From an optimization exercise on the open Yosys and OpenROAD flow, aimed at small area and a short achievable clock period; shortcuts taken in it are not production practice.
The RTL was checked by simulation tests, not by an equivalence proof against the original design.

Figure 1. Routing congestion.
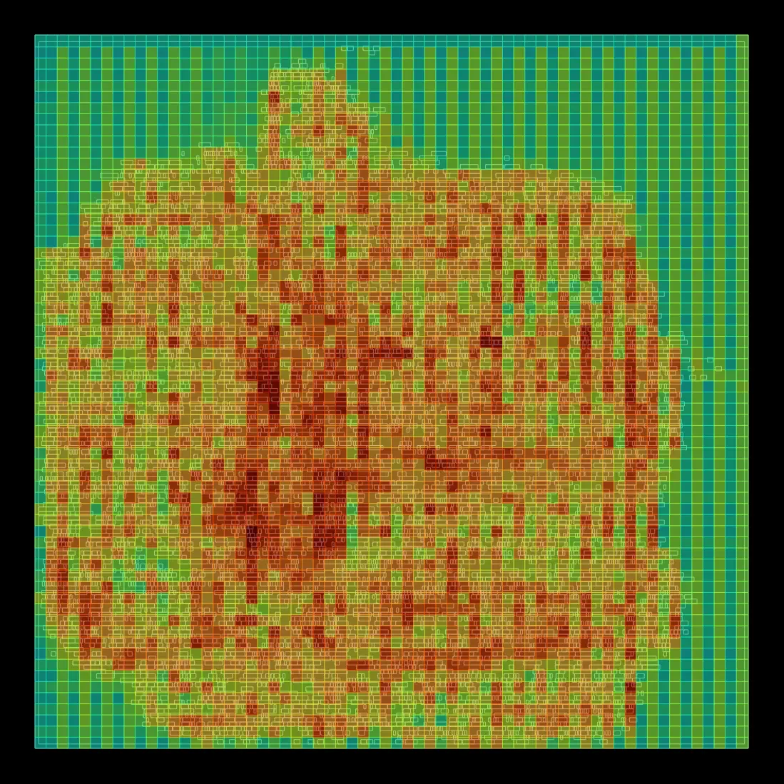
Figure 2. The worst timing path.
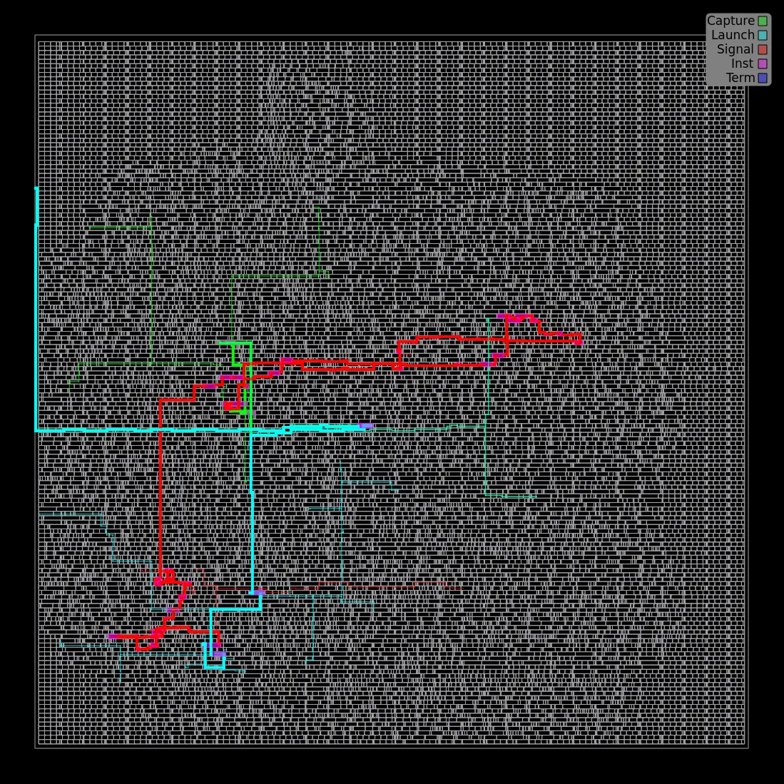
Figure 3. Power grid.
Scale: 1 px per um. Pins as bars on the die edge. Tap cells in grey.
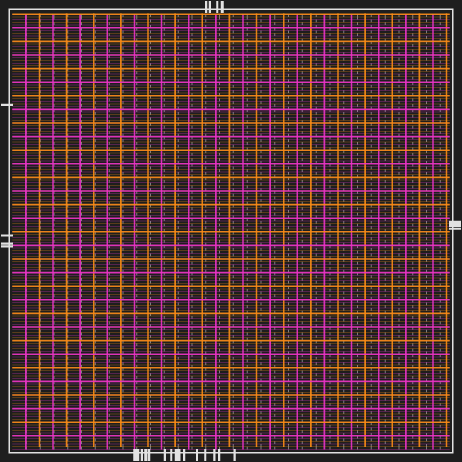
Figure 4. I/O pins on the die edge.
Scale: 1 px per um. Pins as bars across the die edge, other pins in grey.
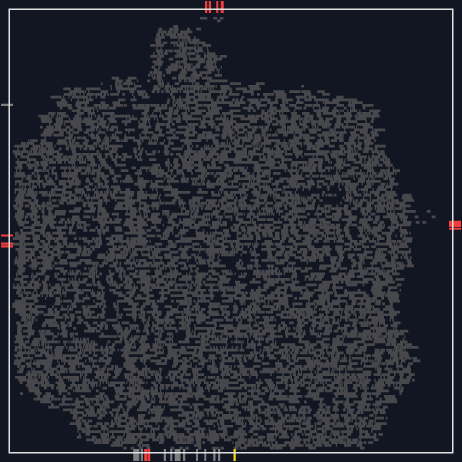
Figure 5. The metal 1 layer.
Scale: 1 px per um.
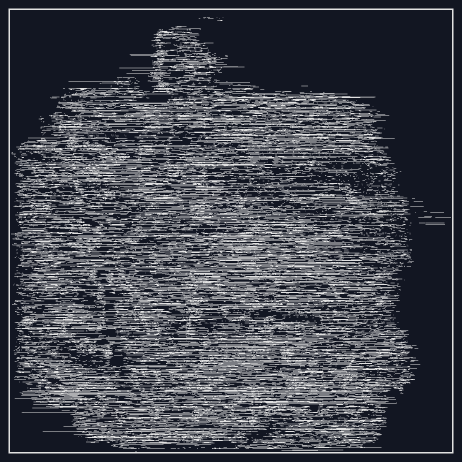
**flow/config.mk**
```make
export PLATFORM = sky130hd
export DESIGN_NAME = FIRFilterBasic
export DESIGN_NICKNAME = FIRFilterBasic
export VERILOG_FILES = /design/flow/design.v
export SDC_FILE = /design/flow/constraint.sdc
export NUM_CORES = 4
export LEC_CHECK = 0
export CAP_MARGIN = 20
export CORE_MARGIN = 2
export CORE_UTILIZATION = 40
export PLACE_DENSITY = 0.6
export SLEW_MARGIN = 20
```
**flow/constraint.sdc**
```tcl
create_clock -name core_clock -period 15.0 [get_ports {clk}]
set_input_delay 3.0000 -clock core_clock [delete_from_list [all_inputs] [get_ports {clk}]]
set_output_delay 3.0000 -clock core_clock [all_outputs]
set_load 0.01 [all_outputs]
```
**flow/design.v**
```verilog
`timescale 1ns / 1ps
module FIRFilterBasic(
	input clk,	reset,
	input [15:0] in,
	output reg [15:0] out
	 );
	reg [15:0] coef [18:0];
	reg [15:0] shift [18:0];
	reg [35:0] mulsum;
	reg [6:0] cnt;
	integer i, j;
	always @(posedge clk) begin
		if (reset) begin
			coef[0] = 26;
			coef[1] = 270;
			coef[2] = 963;
			coef[3] = 2424;
			coef[4] = 4869;
			coef[5] = 8259;
			coef[6] = 12194;
			coef[7] = 15948;
			coef[8] = 18666;
			coef[9] = 19660;
			coef[10] = 18666;
			coef[11] = 15948;
			coef[12] = 12194;
			coef[13] = 8259;
			coef[14] = 4869;
			coef[15] = 2424; 
			coef[16] = 963;
			coef[17] = 270;
			coef[18] = 26;
			cnt <= 0;
		end
		else begin 
			if (cnt < 19) begin
				shift[cnt] <= in;
				cnt <= cnt + 1;
			end
			else begin
				for (i=18; i>0; i=i-1) 
					shift[i-1] <= shift[i];
					shift[18] <= in;
			end
		end
	end
	always @(posedge clk) begin	
			if (cnt > 18) begin
				mulsum = 0;
				for (j=0; j<19; j=j+1)
					mulsum = mulsum + (coef[j] * shift[j]);
				for (j=0; j<16; j=j+1)
					out[j] = mulsum [20+j];
			end
	end
endmodule
```
**flow/run.sh**
```bash
#!/bin/bash
# synth_recipe.tcl (not shown) runs the flow's synth.tcl, then flattens the netlist and writes it again
# the make line also repeats each setting of config.mk as NAME=value (left out here)
make -C /OpenROAD-flow-scripts/flow DESIGN_CONFIG=/design/flow/config.mk WORK_HOME=/design/flow/orfs CLKGATE_MAP_FILE= SYNTH_SCRIPT=/design/flow/synth_recipe.tcl finish
```
==> run notes <==
Synthesis:
- In this run the cell area of the synthesized design comes to 76800 um2.
- The sequential-to-total area share from yosys stat is 12.7%.
- Synthesis produced a netlist whose cell count is 7251.
- Synthesis inferred 327 register bits.
- By area the synthesized netlist is led by sky130_fd_sc_hd__fa_1 37%, sky130_fd_sc_hd__ha_1 24%, sky130_fd_sc_hd__edfxtp_1 13%.
- The netlist uses 69 different library cells.
- The cell type with the largest total area after synthesis is sky130_fd_sc_hd__fa_1.
- The most used flip-flop cell after synthesis is sky130_fd_sc_hd__edfxtp_1.
- By count the netlist is led by 2143 x sky130_fd_sc_hd__inv_1, 1489 x sky130_fd_sc_hd__ha_1, 1422 x sky130_fd_sc_hd__fa_1.
- During synthesis, Yosys emitted a total of 2 warnings.
- The average instance area after synthesis is 10.6 um2.
- In the post-synthesis netlist, the cell with the most instances is sky130_fd_sc_hd__inv_1.
- The share of the synthesized area in the top cell type is 37.1%.

Floorplanning:
- From left edge to right edge, the die measures 442 um.
- After floorplanning, the core was divided into 160 placement rows.
- Pin placement for this block handled 34 I/O pins.
- The area of the die is 195000 um2.
- The total area inside the core boundary comes to 190000 um2.

Detailed routing:
- The number of DRC violations after detailed routing is 0.
- The final route contains 50900 vias.
- The detailed-route wire length is 240000 um.
- The number of routed nets with antenna violations is 0.
- Dividing the detail-routed via count by the number of cells gives 5.17.

Setup path:
- The most critical setup path has its startpoint at shift[9][0].
- STA classifies the critical path startpoint as a flip-flop.
- Among all stages on the critical path, the largest delay is contributed by sky130_fd_sc_hd__edfxtp_1.
- The worst reg2reg path depth is 45.
- For the worst setup path, the data arrival time is 14.07 ns.
- The startpoint identified for the worst register-to-register timing path is shift[9][0].
- For the worst setup path, the data required time is 15.39 ns.
- The critical path capture point type is a flip-flop.
- The reg-to-reg critical path endpoint is out[14].

Status:
- The flow ran to the end and the layout has no timing, DRC or antenna violations.

Place:
- At the end of routability-driven placement, the weighted congestion stood at 1.02.

Clock tree:
- Clock-pin slew was measured on the worst setup and hold paths at 0.06 ns.
- The cell sitting at the root of the clock tree is a sky130_fd_sc_hd__clkbuf_16.
- The count of cells resized by post-cts repair is 0.
- The clock tree from TritonCTS is done.
- CTS built an H-tree with a depth of 2.
- Post-CTS timing repair inserted 0 buffers for setup.
- The clock net in this run drives a total of 327 sinks.
- The hold-fix buffer count after cts is 0.
- The clock reaches the later pin of the worst-skew pair after 0.69 ns.
- The number of buffers created by CTS is 46.

Global routing:
- Global routing finished with a remaining overflow of 0.
- The layer flagged by global routing as most heavily used is met2.
- The number of global-route vias before repair is 54300.
- The number of antenna violations at the first check in global routing was 6.
- For this run, global-route usage on met3 was measured as 4.12%.

Finish:
- The total of fill cells in the finished design is 18100.
- The post-synthesis to final-layout area growth is 6.84%.
- The number of nets in the layout is 10200.
- The layout cell share with drive strength beyond 1 is 2.35%.
- Leaving out fill and tap cells, the most frequent cell in the layout is sky130_fd_sc_hd__inv_1.
- The top cell types in the final layout, fill and taps aside, are 2143 x sky130_fd_sc_hd__inv_1, 1489 x sky130_fd_sc_hd__ha_1, 1422 x sky130_fd_sc_hd__fa_1.

Timing:
- The number of max-slew violations in the final report is 0.
- For this run, the top clock speed supported by timing is 73.1 MHz.
- The worst slew margin relative to its limit is 21.7%.
- Setup violations remaining at the end of the flow were counted as 0.
- For the final database, setup skew stands at 0.0450 ns.
- Setup repair after global routing left no endpoint under its margin.
- The count of endpoints failing hold in the final timing report came to 0.

Run:
- The tool flagged a number of max-cap violations equal to 0.

Min path:
- The worst min-delay path endpoint is cnt[5].
-- Figure 1 (at the start) --
average wire length per cell after detail routing: 24.4 um
fraction of met1 tracks used by global routing: 34.3%

-- Figure 2 (at the start) --
Final Non-Filler Cells: 9845
fin util: 43.1%
fin worst setup slack: 1.32 ns
Final Critical Period: 13.68 ns

-- Figure 3 (at the start) --
legend:
  VDD:
    colour: orange
  VSS:
    colour: magenta
met5 straps: 32
rows: 160
signal pins: 34
met1 rails: 161

-- Figure 4 (at the start) --
legend:
  reset:
    colour: yellow
    pins: 1
    direction: input
    edge: south
  out:
    colour: red
    pins: 16
    direction: output
    edge: 5 east, 5 north, 3 west, 3 south
all pins by edge: 20 south, 5 east, 5 north, 4 west
number of input and output port buffers inserted: 33
Vert. Die Dim: 442 um

-- Figure 5 (at the start) --
main direction: horizontal
nets with wire on the layer: 9843
longest straight run: 89.5 um

## cell families after synthesis
logic type	Yosys count	share of synthesized area, %
fa+ha+maj	2911	61.3
buf+inv	2221	10.9
flops	327	12.7
xor+xnor	254	2.90
simple gates	585	3.70
compound gates	950	8.39
mux	3	0.0391
## layout make-up
type	instances	area (um2)	area share [%]
Timing Repair Buffer	75	678	0.827
Antenna cell	2	5.00	0.00610
Tap cell	2511	3140	3.83
Clock buffer	51	1190	1.45
Inverter	2143	8040	9.81
Sequential cell	327	9750	11.9
Clock inverter	33	402	0.490
Multi-Input combinational cell	4703	58800	71.7
## through the flow
stage / worst slack [ns] / hold slack (ns) / cell area, um2
CTS: 1.45 / 0.530 / 82000
floorplan: 3.04 / 0.471 / 76800
global placement: 1.64 / 0.506 / 80400
finish: 1.32 / 0.530 / 82000
detailed placement: 1.52 / 0.513 / 80400
global route: 0.724 / 0.554 / 82000
## registers in the layout (all words and copies together), names as in the netlist
register  cells
shift       304
cnt           7
out          16
## how the worst max path moves through the flow
stage,depth (start not counted),endpoint,slack [ns]
2_1_floorplan,41,out[9],3.04
3_3_place_gp,45,out[14],1.64
3_5_place_dp,45,out[14],1.52
4_1_cts,45,out[14],1.45
5_1_grt,44,out[9],0.72
6_report,45,out[14],1.32
## critical path: cells and delay by family, from the launching register on
family,cells,cell delay [ns]
fa+ha+maj,17,7.97
compound gates,14,3.21
buf+inv,11,0.79
flops,1,0.74
xor+xnor,1,0.33
simple gates,2,0.32
## routing by layer
layer	routed length, um	up-vias
met5	15	-
met4	9070	2
met3	15700	267
met2	110000	1416
met1	105000	26300
li1	-	23000

re-timing with driven ports:
How much do the figures lean on ideal ports? The routed layout below was timed once more, with nothing changed but the port constraints.
Step 1 sets driving cells, clkbuf_16 on the clock port and buf_2 on the other inputs (assumed; they add their load-dependent delay and slew).
Step 2, shift: input delay + t, output delay - t, t = (earliest + latest rising clock arrival at the registers) / 2. This alone moves slack from input paths to output paths.
Slacks: no drivers / after step 1 / after step 2; pairs: no drivers / after step 1.
shift t [ns]: 0.746
setup slack, ns: 1.319 / 1.319 / 1.319
worst slew at a driven data input, ns: 0.06
After both steps this run still meets setup and hold. For this run, drivers alone change the setup slack by 0.000 ns; drivers and shift together by 0.000 ns.
